What follows belongs to an exercise in optimizing a design on an open flow for small area and a short achievable clock period; a production flow would make more cautious choices. Only simulation tests tie the RTL to the original design; equivalence was not proved. Not every run is shown, and edits may drop behaviour that the tests do not exercise.

===== flow/design.v =====
module fft008(
              fo_000,fo_001,fo_002,fo_003,fo_004,fo_005,fo_006,fo_007,
              xi_000,xi_001,xi_002,xi_003,xi_004,xi_005,xi_006,xi_007,
              Wi000,Wi001,Wi002,Wi003,ck,rst,vi,vo);
    input ck;
    input rst, vi;
    output reg vo;
    reg v_x;
    always @(posedge ck) begin
        if (rst) begin
            v_x <= 1'b0;
            vo  <= 1'b0;
        end else begin
            v_x <= vi;
            vo  <= v_x;
        end
    end
    output [31:0]
                  fo_000,fo_001,fo_002,fo_003,fo_004,fo_005,fo_006,fo_007;
    input [31:0]
                 xi_000,xi_001,xi_002,xi_003,xi_004,xi_005,xi_006,xi_007;
    input [31:0]
                 Wi000,Wi001,Wi002,Wi003;
    reg [31:0]
               x_000,x_001,x_002,x_003,x_004,x_005,x_006,x_007;
    reg [31:0]
               W000,W001,W002,W003;
    reg [31:0]
               fo_000,fo_001,fo_002,fo_003,fo_004,fo_005,fo_006,fo_007;
    wire [31:0]
                f_000,f_001,f_002,f_003,f_004,f_005,f_006,f_007;
    wire [31:0]
               x_00_000,x_00_001,x_00_002,x_00_003,x_00_004,x_00_005,x_00_006,x_00_007,
               x_01_000,x_01_001,x_01_002,x_01_003,x_01_004,x_01_005,x_01_006,x_01_007,
               x_02_000,x_02_001,x_02_002,x_02_003,x_02_004,x_02_005,x_02_006,x_02_007,
               x_03_000,x_03_001,x_03_002,x_03_003,x_03_004,x_03_005,x_03_006,x_03_007;
    assign x_00_000 = x_000;
    assign x_00_001 = x_001;
    assign x_00_002 = x_002;
    assign x_00_003 = x_003;
    assign x_00_004 = x_004;
    assign x_00_005 = x_005;
    assign x_00_006 = x_006;
    assign x_00_007 = x_007;
    always @(posedge ck) begin
        x_000 <= xi_000;
        fo_000 <= f_000;
        x_001 <= xi_001;
        fo_001 <= f_001;
        x_002 <= xi_002;
        fo_002 <= f_002;
        x_003 <= xi_003;
        fo_003 <= f_003;
        x_004 <= xi_004;
        fo_004 <= f_004;
        x_005 <= xi_005;
        fo_005 <= f_005;
        x_006 <= xi_006;
        fo_006 <= f_006;
        x_007 <= xi_007;
        fo_007 <= f_007;
        W000 <= Wi000;
        W001 <= Wi001;
        W002 <= Wi002;
        W003 <= Wi003;
    end
    butt2 xx_00_000( .x0(x_00_000), .x1(x_00_004), .y0(x_01_000), .y1(x_01_004), .W(W000) );
    butt2 xx_00_001( .x0(x_00_002), .x1(x_00_006), .y0(x_01_002), .y1(x_01_006), .W(W000) );
    butt2 xx_00_002( .x0(x_00_001), .x1(x_00_005), .y0(x_01_001), .y1(x_01_005), .W(W000) );
    butt2 xx_00_003( .x0(x_00_003), .x1(x_00_007), .y0(x_01_003), .y1(x_01_007), .W(W000) );
    butt2 xx_01_000( .x0(x_01_000), .x1(x_01_002), .y0(x_02_000), .y1(x_02_002), .W(W000) );
    butt2 xx_01_001( .x0(x_01_004), .x1(x_01_006), .y0(x_02_004), .y1(x_02_006), .W(W002) );
    butt2 xx_01_002( .x0(x_01_001), .x1(x_01_003), .y0(x_02_001), .y1(x_02_003), .W(W000) );
    butt2 xx_01_003( .x0(x_01_005), .x1(x_01_007), .y0(x_02_005), .y1(x_02_007), .W(W002) );
    butt2 xx_02_000( .x0(x_02_000), .x1(x_02_001), .y0(x_03_000), .y1(x_03_001), .W(W000) );
    assign f_000 = x_03_000;
    assign f_004 = x_03_001;
    butt2 xx_02_001( .x0(x_02_004), .x1(x_02_005), .y0(x_03_004), .y1(x_03_005), .W(W001) );
    assign f_001 = x_03_004;
    assign f_005 = x_03_005;
    butt2 xx_02_002( .x0(x_02_002), .x1(x_02_003), .y0(x_03_002), .y1(x_03_003), .W(W002) );
    assign f_002 = x_03_002;
    assign f_006 = x_03_003;
    butt2 xx_02_003( .x0(x_02_006), .x1(x_02_007), .y0(x_03_006), .y1(x_03_007), .W(W003) );
    assign f_003 = x_03_006;
    assign f_007 = x_03_007;
endmodule
module butt2(y0,y1,x0,x1,W);
    input [31:0] x0,x1,W;
    output[31:0] y0,y1;
    wire [31:0] x11;
    assign x11 = mulc(x1, W);
    assign y0 = addc( x0, x11 );
    assign y1 = subc( x0, x11 );
    function [31:0] addc;
        input [31:0] a, b;
        reg [15:0] yr, yi;
        begin
            yr = a[31:16] + b[31:16];
            yi = a[15:0] + b[15:0];
            addc = {yr, yi};
        end
    endfunction
    function [31:0] subc;
        input [31:0] a, b;
        reg [15:0] yr, yi;
        begin
            yr = a[31:16] - b[31:16];
            yi = a[15:0] - b[15:0];
            subc = {yr, yi};
        end
    endfunction
    function [31:0] mulc;
        input [31:0] a, b;
        reg [31:0] yr1, yr2, yi1, yi2;
        reg [15:0] ar, ai, br, bi, yyr1, yyr2, yyi1, yyi2, yr, yi;
        begin
            if( a[31] == 0 ) ar = a[31:16]; else ar = ~(a[31:16]-1);
            if( a[15] == 0 ) ai = a[15:0]; else ai = ~(a[15:0]-1);
            if( b[31] == 0 ) br = b[31:16]; else br = ~(b[31:16]-1);
            if( b[15] == 0 ) bi = b[15:0]; else bi = ~(b[15:0]-1);
            yr1 = ar * br;
            yr2 = ai * bi;
            yi1 = ar * bi;
            yi2 = ai * br;
            if( (a[31]^b[31])==0 ) yyr1 = yr1[26:11]; else yyr1 = ~yr1[26:11] + 1;
            if( (a[15]^b[15])==0 ) yyr2 = yr2[26:11]; else yyr2 = ~yr2[26:11] + 1;
            yr = yyr1 - yyr2;
            if( (a[31]^b[15])==0 ) yyi1 = yi1[26:11]; else yyi1 = ~yi1[26:11] + 1;
            if( (a[15]^b[31])==0 ) yyi2 = yi2[26:11]; else yyi2 = ~yi2[26:11] + 1;
            yi = yyi1 + yyi2;
            mulc = {yr, yi};
        end
    endfunction
endmodule

===== flow/run.sh =====
#!/bin/bash
# synth_recipe.tcl (not shown) runs the flow's synth.tcl, then flattens the netlist and writes it again
# the make line also repeats each setting of config.mk as NAME=value (left out here)
make -C /OpenROAD-flow-scripts/flow DESIGN_CONFIG=/design/flow/config.mk WORK_HOME=/design/flow/orfs CLKGATE_MAP_FILE= SYNTH_SCRIPT=/design/flow/synth_recipe.tcl finish

===== flow/config.mk =====
export PLATFORM = sky130hd
export DESIGN_NAME = fft008
export DESIGN_NICKNAME = fft008
export VERILOG_FILES = /design/flow/design.v
export SDC_FILE = /design/flow/constraint.sdc
export NUM_CORES = 8
export LEC_CHECK = 0
export CAP_MARGIN = 20
export CORE_MARGIN = 2
export CORE_UTILIZATION = 40
export SLEW_MARGIN = 20

===== flow/constraint.sdc =====
create_clock -name core_clock -period 40.0 [get_ports {ck}]
set_input_delay 8.0000 -clock core_clock [delete_from_list [all_inputs] [get_ports {ck}]]
set_output_delay 8.0000 -clock core_clock [all_outputs]
set_load 0.01 [all_outputs]

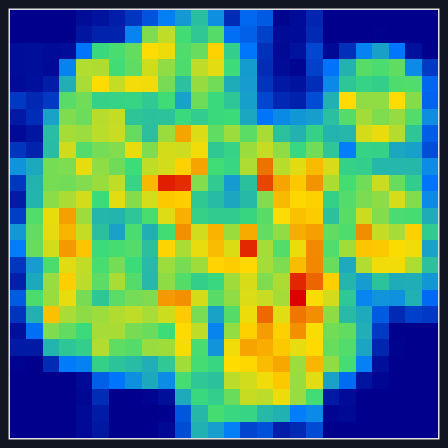
(run_1/wire_density.png)
The die is cut into 26 by 26 equal tiles; dark blue is low, red is high, scaled to the fullest tile. Values are wire area over tile area, all layers added.
densest ninth of the die	centre
tiles over half the peak	47%
fullest tile	0.64
mean over tiles	0.27
global router's overall resource usage: 30.6%
total detailed-routing wirelength: 1670 mm
DR vias: 356k

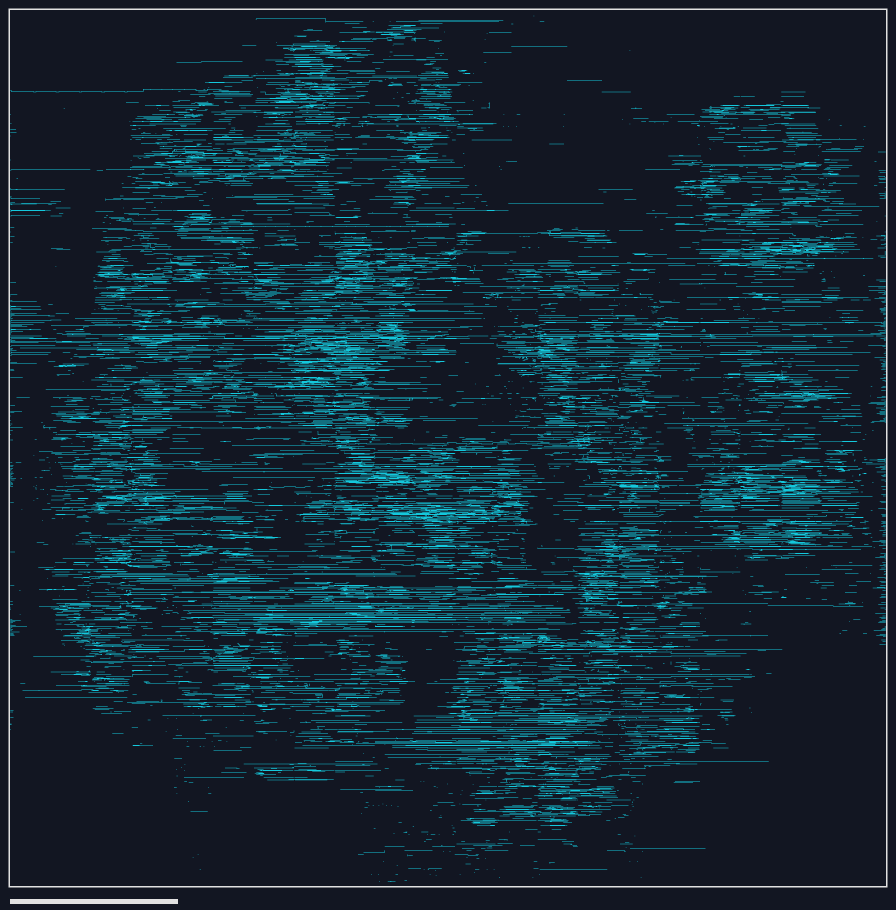
(run_1/met3.png)
Bar = 200 um.
wire length on this layer	184 mm
longest straight run	460 um
M3 GR Usage: 7.97%

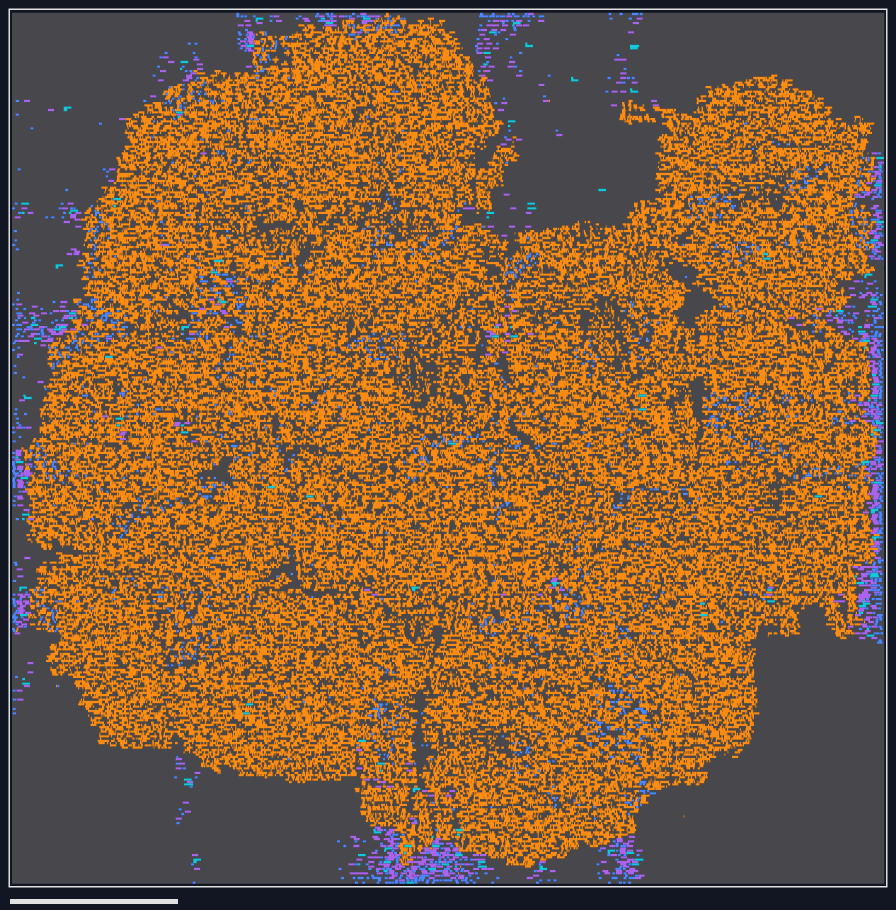
(run_1/cell_classes.png)
Bar = 200 um. Fill, decap, tap and diode cells in grey.
class	colour	cells	share of their area
all other logic	orange	49,392	93%
clock drivers and dummy loads	cyan	174	0.73%
flip-flops	purple	634	2.8%
other buffers and delay cells	blue	2,060	3.9%
area of the core: 1.08 mm2
sequential share of cell area: 2.72%
Final Cell Area: 0.467 mm2

run 1: critical path: cells and delay by family (launching register included):
kind | cells | cell delay [ns]
buffers and inverters | 14 | 2.15
DFF | 1 | 0.35
AOI/OAI and AO/OA | 45 | 9.24
xor gates and xnor gates | 28 | 8.36
adders and majority gates | 26 | 10.78
and+or+nand+nor | 29 | 5.90
run 1: logic make-up (layout without fill, tap and decap cells):
family	Yosys count	after routing
DFF	634	634
adders and majority gates	13720	13720
xor gates and xnor gates	3643	3643
and+or+nand+nor	15889	15889
other	0	163
AOI/OAI and AO/OA	4480	4480
muxes	68	68
buffers and inverters	13967	13826
run 1: placed cells by master, fill, tap and decap left out, types with 74 or more instances in the layout:
| cell type | instances |
|---|---|
| inv_1 | 11583 |
| fa_1 | 8951 |
| nand2_1 | 7339 |
| nor2_1 | 6395 |
| ha_1 | 4763 |
| xnor2_1 | 1975 |
| a21oi_1 | 1416 |
| buf_4 | 1386 |
| xor2_1 | 1081 |
| o21ai_0 | 648 |
| clkdlybuf4s50_1 | 643 |
| dfxtp_1 | 626 |
| a21o_1 | 600 |
| o21bai_1 | 564 |
| and2_1 | 382 |
| xnor2_2 | 333 |
| nor3_1 | 305 |
| nand2b_1 | 292 |
| nor2b_1 | 221 |
| nand3_1 | 205 |
| o31ai_1 | 165 |
| diode_2 | 163 |
| o21a_1 | 163 |
| a31oi_1 | 161 |
| or3_1 | 139 |
| xor2_2 | 115 |
| and3_1 | 100 |
| nand4_1 | 97 |
| clkbuf_16 | 97 |
| or2_2 | 93 |
| nor4_1 | 76 |
| o22ai_1 | 74 |
run 1: final timing paths:
check        slack [ns]         end  depth (start not counted)
min reg2reg        0.45          vo                          1
max                2.87  fo_005[31]                        142
max reg2reg        2.87  fo_005[31]                        142
min                0.45          vo                          1
run 1: stage by stage:
step | hold slack (ns) | util, %
2_1_floorplan | 0.414 | -
3_3_place_gp | 0.424 | 43.0
3_5_place_dp | 0.437 | 43.0
4_1_cts | 0.453 | 43.3
5_1_grt | 0.457 | 43.4
6_report | 0.448 | 43.4
run 1: final cells by class:
cell class | count | area (um2)
clock buffer | 115 | 2580
sequential | 634 | 12700
clock inverter | 59 | 701
fill | 108087 | 609000
inverter | 11592 | 43500
antenna | 163 | 408
multi-input combinational | 37800 | 371000
tap | 14362 | 18000
timing repair buffer | 2060 | 17400
run 1: per-layer routing:
metal,up-vias,GRT usage (%)
met5,-,0
met4,86,20.3
li1,155369,-
met3,3785,7.97
met2,18011,46.1
met1,178518,38.8
==> flow_summary_export.csv, run 1 <==
group,metric,value,unit
run_status,status,"finished clean",
synthesis,synth_compound_area_share,6.70,%
route,routedWlPerCell,25.1,um
route,drc,0,
global_routing,antenna_found_initial,146,
synthesis,synth_area_leaders,"fa_1 (42%), ha_1 (14%), inv_1 (10%)",
cts,clock_path_buffers,4,
route,top_layer,"met5",
synthesis,synthXorXnorAreaFrac,7.58,%
route,vias_per_cell,5.33,
timing,final.setup.worst_slack,2.87,ns
cts,ctsHoldBuffers,0,
synthesis,synthTopCellsByCount,"inv_1 (11.6k), fa_1 (8,952), nand2_1 (7,341)",
die,num_rows,381,
critical_path,cp_slowest_cell,"xor2_2",
synthesis,synth_area,0.431,mm2
synthesis,synth_most_common_cell,"inv_1",
route,drt-initial-drc-count,31818,
die,dieWidth,1.04,mm
placed_design,dpl-instance-area,0.463,mm2
synthesis,ys_seq_elements,634,
timing,min_period_over_period,92.8,%
timing,grt_setup_unrepaired,"no",
synthesis,yosysSeqAreaShare,2.94,%
global_routing,grt_max_degree,85,
synthesis,synth_top_cell_by_area,"fa_1",
synthesis,synth_edf_count,0,
die,start_util,40.1,%
cts,post-cts-setup-buffers,0,
timing,hold_viol_final,0,
synthesis,synth-async-reset-ratio,0,%
global_routing,overflow,0,
die,fp.dieH,1.04,mm
route,dr_wl_met3,184,mm
critical_path,cp_data_arrival_time,37.87,ns
cts,cts_num_sinks,634,
cts,ctsHtreeMaxLevel,3,
synthesis,synth_area_per_cell,8.23,um2
critical_path,r2r_start,"W000[16]",
critical_path,cp-end-kind,"register",
placed_design,hpwlAfterDp,1350,mm
cts,cts_tree,"done",
die,pin_count,644,
placed_design,post-place-cells,66443,
timing,skew,0.111,ns
critical_path,setup.worst_path.start_class,"register",
global_routing,grt_pass1_wl,2440,mm
global_routing,grt_pass1_vias,359845,
timing,slew_headroom,13.4,%
cells_and_area,instances_no_fill,66785,
die,dieArea,1.09,mm2
synthesis,synth-main-ff-cell,"dfxtp_1",
run,max_cap_violations,0,
critical_path,required,40.74,ns
cts,numCtsBuffers,96,
timing,setup_tns,0,ns
critical_path,criticalPathCategory,"reg2reg",
timing,setup_viol,0,
min_path,hold_start,"v_x",
placed_design,place.port_buffers,643,
cells_and_area,fin_nets,66291,
synthesis,synth_warnings,2,
synthesis,synthDistinctLibCells,125,
timing,max_freq,0.0269,GHz
critical_path,crit_start,"W000[16]",
route,antenna_left,0,
cts,insertion_delay,0.98,ns
synthesis,syn_nets,66508,
route,wl_met2,707,mm
critical_path,slowest_delay,0.92,ns
critical_path,path_max_fanout,38,
cts,cts_root_buf,"clkbuf_16",
==> run_1/final_clocks.png <==
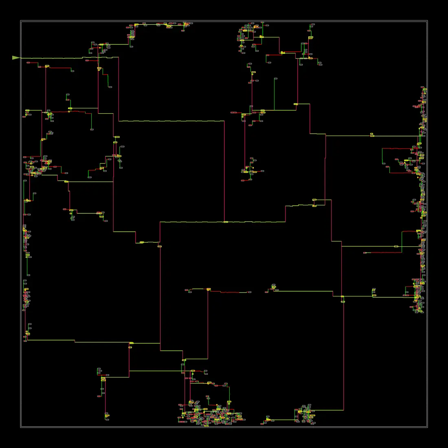

## Run 2: large edit since run 1, in outline
flow/design.v: 135 -> 2804 lines; modules unchanged: 0
  fft008: edited, 87 -> 97 lines
  fft8_bfly: new, 2707 lines
  removed: butt2
==> module fft008 as of run 2 <==
module fft008(fo_000,fo_001,fo_002,fo_003,fo_004,fo_005,fo_006,fo_007,xi_000,xi_001,xi_002,xi_003,xi_004,xi_005,xi_006,xi_007,Wi000,Wi001,Wi002,Wi003,ck,rst,vi,vo);
  input ck, rst, vi;
  output reg vo;
  input [31:0] xi_000,xi_001,xi_002,xi_003,xi_004,xi_005,xi_006,xi_007;
  input [31:0] Wi000,Wi001,Wi002,Wi003;
  output reg [31:0] fo_000,fo_001,fo_002,fo_003,fo_004,fo_005,fo_006,fo_007;
  reg [2:0] v_p;
  always @(posedge ck) begin
    if (rst) begin
      v_p <= 0; vo <= 1'b0;
    end else begin
      v_p <= {v_p[1:0], vi}; vo <= v_p[2];
    end
  end
  reg [31:0] x0_0,x0_1,x0_2,x0_3,x0_4,x0_5,x0_6,x0_7;
  reg [31:0] w0_0,w0_1,w0_2,w0_3;
  always @(posedge ck) begin
    x0_0 <= xi_000;
    x0_1 <= xi_001;
    x0_2 <= xi_002;
    x0_3 <= xi_003;
    x0_4 <= xi_004;
    x0_5 <= xi_005;
    x0_6 <= xi_006;
    x0_7 <= xi_007;
    w0_0 <= Wi000;
    w0_1 <= Wi001;
    w0_2 <= Wi002;
    w0_3 <= Wi003;
  end
  wire [31:0] y1_0, y1_4;
  fft8_bfly u_b00(.x0(x0_0), .x1(x0_4), .w(w0_0), .y0(y1_0), .y1(y1_4));
  wire [31:0] y1_2, y1_6;
  fft8_bfly u_b01(.x0(x0_2), .x1(x0_6), .w(w0_0), .y0(y1_2), .y1(y1_6));
  wire [31:0] y1_1, y1_5;
  fft8_bfly u_b02(.x0(x0_1), .x1(x0_5), .w(w0_0), .y0(y1_1), .y1(y1_5));
  wire [31:0] y1_3, y1_7;
  fft8_bfly u_b03(.x0(x0_3), .x1(x0_7), .w(w0_0), .y0(y1_3), .y1(y1_7));
  reg [31:0] x1_0,x1_1,x1_2,x1_3,x1_4,x1_5,x1_6,x1_7;
  reg [31:0] w1_0,w1_1,w1_2,w1_3;
  always @(posedge ck) begin
    x1_0 <= y1_0;
    x1_1 <= y1_1;
    x1_2 <= y1_2;
    x1_3 <= y1_3;
    x1_4 <= y1_4;
    x1_5 <= y1_5;
    x1_6 <= y1_6;
    x1_7 <= y1_7;
    w1_0 <= w0_0;
    w1_1 <= w0_1;
    w1_2 <= w0_2;
    w1_3 <= w0_3;
  end
  wire [31:0] y2_0, y2_2;
  fft8_bfly u_b10(.x0(x1_0), .x1(x1_2), .w(w1_0), .y0(y2_0), .y1(y2_2));
  wire [31:0] y2_4, y2_6;
  fft8_bfly u_b11(.x0(x1_4), .x1(x1_6), .w(w1_2), .y0(y2_4), .y1(y2_6));
  wire [31:0] y2_1, y2_3;
  fft8_bfly u_b12(.x0(x1_1), .x1(x1_3), .w(w1_0), .y0(y2_1), .y1(y2_3));
  wire [31:0] y2_5, y2_7;
  fft8_bfly u_b13(.x0(x1_5), .x1(x1_7), .w(w1_2), .y0(y2_5), .y1(y2_7));
  reg [31:0] x2_0,x2_1,x2_2,x2_3,x2_4,x2_5,x2_6,x2_7;
  reg [31:0] w2_0,w2_1,w2_2,w2_3;
  always @(posedge ck) begin
    x2_0 <= y2_0;
    x2_1 <= y2_1;
    x2_2 <= y2_2;
    x2_3 <= y2_3;
    x2_4 <= y2_4;
    x2_5 <= y2_5;
    x2_6 <= y2_6;
    x2_7 <= y2_7;
    w2_0 <= w1_0;
    w2_1 <= w1_1;
    w2_2 <= w1_2;
    w2_3 <= w1_3;
  end
  wire [31:0] y3_0, y3_1;
  fft8_bfly u_b20(.x0(x2_0), .x1(x2_1), .w(w2_0), .y0(y3_0), .y1(y3_1));
  wire [31:0] y3_4, y3_5;
  fft8_bfly u_b21(.x0(x2_4), .x1(x2_5), .w(w2_1), .y0(y3_4), .y1(y3_5));
  wire [31:0] y3_2, y3_3;
  fft8_bfly u_b22(.x0(x2_2), .x1(x2_3), .w(w2_2), .y0(y3_2), .y1(y3_3));
  wire [31:0] y3_6, y3_7;
  fft8_bfly u_b23(.x0(x2_6), .x1(x2_7), .w(w2_3), .y0(y3_6), .y1(y3_7));
  always @(posedge ck) begin
    fo_000 <= y3_0;
    fo_001 <= y3_4;
    fo_002 <= y3_2;
    fo_003 <= y3_6;
    fo_004 <= y3_1;
    fo_005 <= y3_5;
    fo_006 <= y3_3;
    fo_007 <= y3_7;
  end
endmodule
--- a/flow/config.mk
+++ b/flow/config.mk
@@ -6,4 +6,5 @@
 export NUM_CORES = 8
 export LEC_CHECK = 0
+export ABC_AREA = 1
 export CAP_MARGIN = 20
 export CORE_MARGIN = 2
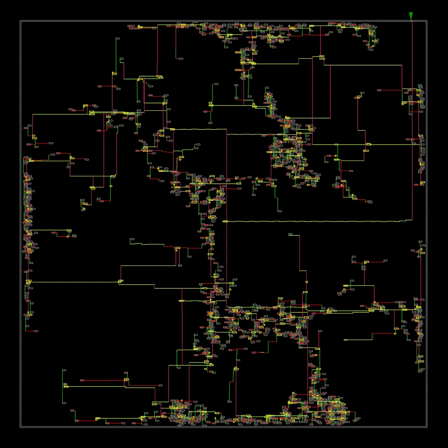
(run_2/final_clocks.png)
Seq Cell Count: 1,388
clk_skew: 0.132 ns

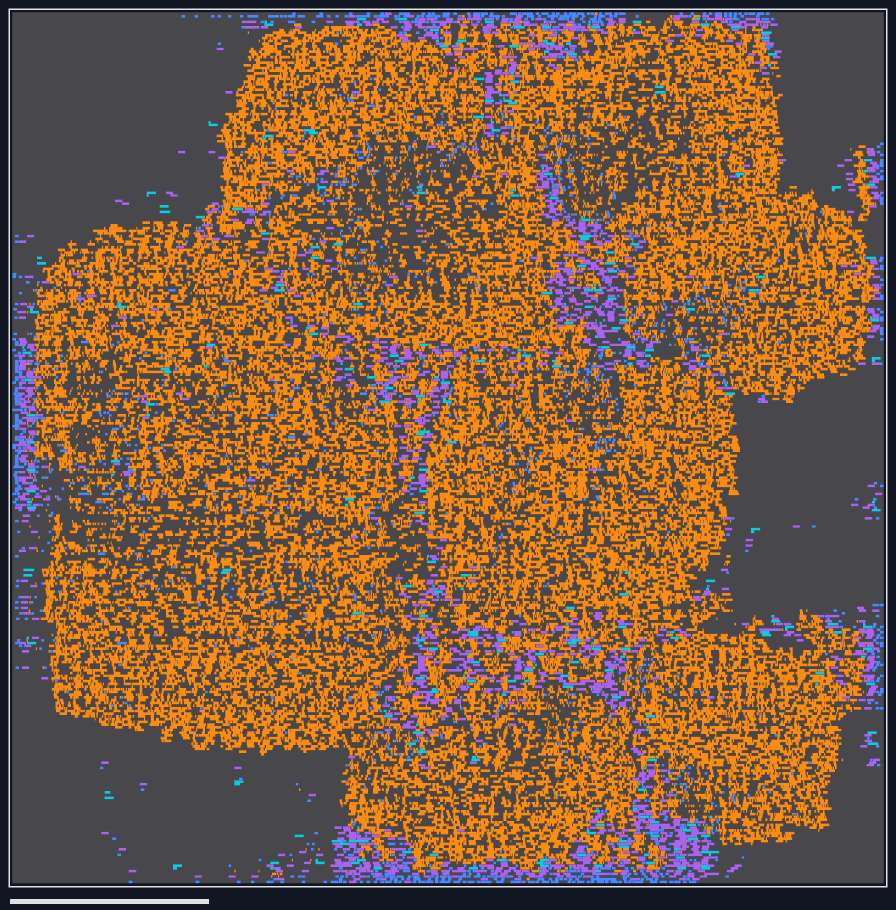
(run_2/cell_classes.png)
Bar = 200 um. Fill, decap, tap and diode cells in grey.
class	colour	cells	share of their area
clock drivers and dummy loads	cyan	339	2.1%
flip-flops	purple	1,388	8.8%
other buffers and delay cells	blue	1,661	4.5%
all other logic	orange	30,037	85%
sequential share of cell area: 8.47%
utilization after layout: 43.2%
Final Cell Area: 0.329 mm2
area of the core: 0.763 mm2
row cnt: 321

==> run 2 against run 1 <==
Against the previous run: the layout now fails its checks (max-capacitance violations, max-slew violations); first-iteration DRC count increased by 20%; die area decreased by 29%; critical path type unchanged.
==> flow_summary_export.csv, run 2 <==
group,metric,value,unit
route,drt_wl_total,1490,mm
synthesis,synth_most_common_cell,"xor2_1",
synthesis,syn_nets,41869,
global_routing,antenna_found_initial,185,
synthesis,synth-async-reset-ratio,0,%
timing,final.setup.worst_slack,27.91,ns
route,antenna_left,0,
critical_path,cp-end-kind,"register",
critical_path,cp_slowest_cell,"dfxtp_4",
route,routedWlPerCell,33.8,um
cts,ctsHoldBuffers,0,
run_status,so.violations,"max-capacitance violations, max-slew violations",
cts,ctsResizeCount,0,
placed_design,place.port_buffers,643,
synthesis,synthCells,34474,
placed_design,hpwlAfterDp,1040,mm
global_routing,grt_pass1_wl,2100,mm
cells_and_area,fin_nets,40667,
timing,grt_setup_unrepaired,"no",
cells_and_area,instances_no_fill,44122,
cells_and_area,multi_input_area,0.249,mm2
cts,ctsHtreeMaxLevel,4,
die,pin_count,644,
global_routing,grt_max_degree,97,
synthesis,synth-main-ff-cell,"dfxtp_1",
run,max_cap_violations,1,
timing,slew_headroom,-0.980,%
synthesis,synth_area_leaders,"fa_1 (35%), xor2_1 (17%), o22ai_1 (11%)",
critical_path,setup.worst_path.start_class,"register",
global_routing,overflow,0,
synthesis,ys_seq_elements,1388,
synthesis,synthDistinctLibCells,64,
timing,maxSlewViolCount,20,
cts,cts_num_sinks,1388,
route,drc,0,
synthesis,synth_top_cell_by_area,"fa_1",
placed_design,pre_cts_ws,28.41,ns
critical_path,critPathMostFrequentCell,"fa_1",
die,start_util,40.1,%
timing,setup_viol,0,
critical_path,r2r_slack,27.91,ns
cts,cts_tree,"done",
die,dieArea,0.771,mm2
cts,path_clk_slew,0.06,ns
synthesis,synth_area_per_cell,8.87,um2
timing,min_period_over_period,30.2,%
synthesis,synth_warnings,1,
timing,max_slew.worst_pin.slew,1.51,ns
route,vias,277535,
critical_path,required,40.90,ns
synthesis,yosysSeqAreaShare,9.09,%
cells_and_area,drive_gt1_share,5.65,%
timing,setup_tns,0,ns
cells_and_area,area_delta_synth_final,7.77,%
min_path,worstHoldPathType,"reg2reg",
placed_design,post-place-cells,43259,
run_status,status,"complete, but fails checks",
cells_and_area,final_cell_mix,"xor2_1 (6,048), o22ai_1 (5,393), fa_1 (5,326), inv_1 (4,381), nand2_1 (2,900)",
cts,post-cts-setup-buffers,0,
cts,insertion_delay,1.09,ns
synthesis,yosysTopAreaCellShare,34.9,%
die,dieWidth,878,um
cts,clock_path_buffers,4,
global_routing,grt_usage,37.5,%
synthesis,synth_area,0.306,mm2
cells_and_area,seq_area,0.0279,mm2
cts,numCtsBuffers,184,
critical_path,path_max_fanout,46,
timing,hold_viol_final,0,
synthesis,synth_edf_count,0,
synthesis,synthTopCellsByCount,"xor2_1 (6,051), o22ai_1 (5,393), fa_1 (5,328)",
placed_design,gp_congestion,1.05,
cells_and_area,nFillCells,74569,
critical_path,cp_data_arrival_time,13.00,ns
critical_path,criticalPathCategory,"reg2reg",
global_routing,grt_pass1_vias,281998,
route,dr.pass1.iters,8,
timing,max_freq,0.0827,GHz
timing,period_minus_slack,12.09,ns
cells_and_area,final_common_cell,"xor2_1",
route,drt-initial-drc-count,38060,
cts,cts_root_buf,"clkbuf_16",
route,vias_per_cell,6.29,
critical_path,slowest_delay,0.84,ns
die,fp.dieH,878,um
[run 2: changes by cell type after synthesis, moves of 362 or more]
cell / change
nand2_1: -4360
xor2_1: +4793
and2_1: -362
a21o_1: -469
o21bai_1: -517
a21oi_1: -1070
inv_1: -7084
fa_1: -3624
o22ai_1: +5319
dfxtp_1: +754
nor2_1: -5463
xnor2_1: -1921
ha_1: -3088
[run 2: worst paths after layout]
kind,startpoint,end,depth (start not counted)
setup / recovery,w0_0[7],x1_4[15],37
hold / removal,w0_3[15],w1_3[15],0
setup reg to reg,w0_0[7],x1_4[15],37
hold reg to reg,w0_3[15],w1_3[15],0
[run 2: kinds of logic (layout without fill, tap and decap cells)]
family,after synthesis,after routing,share of synthesized area [%]
other,0,523,0
flip-flops,1388,1388,9.09
buffers and inverters,7779,6730,9.75
AO/OA/AOI/OAI,7040,7040,14.5
adder cells (fa/ha/maj),7008,7008,41.8
AND/OR/NAND/NOR,4799,4799,6.40
XOR/XNOR,6460,6460,18.5
[run 2: metrics by stage]
stage                     hold WS (ns)  utilization (%)  cell area, um2
after CTS                        0.305             43.0          328000
final                            0.320             43.2          329000
after detailed placement         0.312             42.2          322000
after global routing             0.328             43.2          329000
after global placement           0.312             42.2          322000
after floorplan                  0.310                -          306000
[run 2: worst max-delay path, delay by kind of cell, from the launching register on]
| family | cells | cell delay (ns) |
|---|---|---|
| flip-flops | 1 | 0.84 |
| buffers and inverters | 9 | 2.25 |
| adder cells (fa/ha/maj) | 10 | 4.47 |
| XOR/XNOR | 2 | 0.96 |
| AND/OR/NAND/NOR | 11 | 1.57 |
| AO/OA/AOI/OAI | 5 | 1.66 |
[run 2: area by class of cell]
| class | count | share of cell area, % |
|---|---|---|
| repair buffers | 1661 | 4.33 |
| multi-input cells | 25307 | 75.6 |
| diodes | 523 | 0.397 |
| flip-flops and latches | 1388 | 8.47 |
| well taps | 10174 | 3.86 |
| inverters | 4730 | 5.41 |
| clock buffers | 228 | 1.53 |
| clock inverters | 111 | 0.447 |
[run 2: metal layers]
metal	global-route usage [%]	vias up	share of wire, %
met5	0.283	-	0.061
met4	31.9	96	11
met3	15.6	6402	15
met2	51.3	23538	39
met1	45.4	137349	35
li1	-	110150	-

==> static timing again, ports no longer ideal <==
The flow's constraints put no driver on any port. The routed layouts listed below were extracted and timed again, unchanged, in two steps. Step 1 sets driving cells, clkbuf_16 on the clock port and buf_2 on the other inputs (assumed; they add their load-dependent delay and slew). Step 2 adds t to the input delays and takes it off the output delays; t is the mean of the earliest and latest rising clock arrival at the registers after step 1. Input paths then give back, and output paths get back, about the clock's delay inside the block. Slacks: no drivers / after step 1 / after step 2; pairs: no drivers / after step 1.
| run | t, ns | setup WS [ns] | worst hold slack (ns) | latest minus earliest clock arrival (ns) | worst slew at a driven data input, ns |
|---|---|---|---|---|---|
| run 1 | 1.093 | 2.871 / 2.871 / 2.871 | 0.448 / 0.448 / 0.448 | 0.113 / 0.113 | 0.20 |
| run 2 | 1.177 | 27.907 / 27.907 / 27.907 | 0.320 / 0.320 / 0.320 | 0.137 / 0.137 | 0.34 |
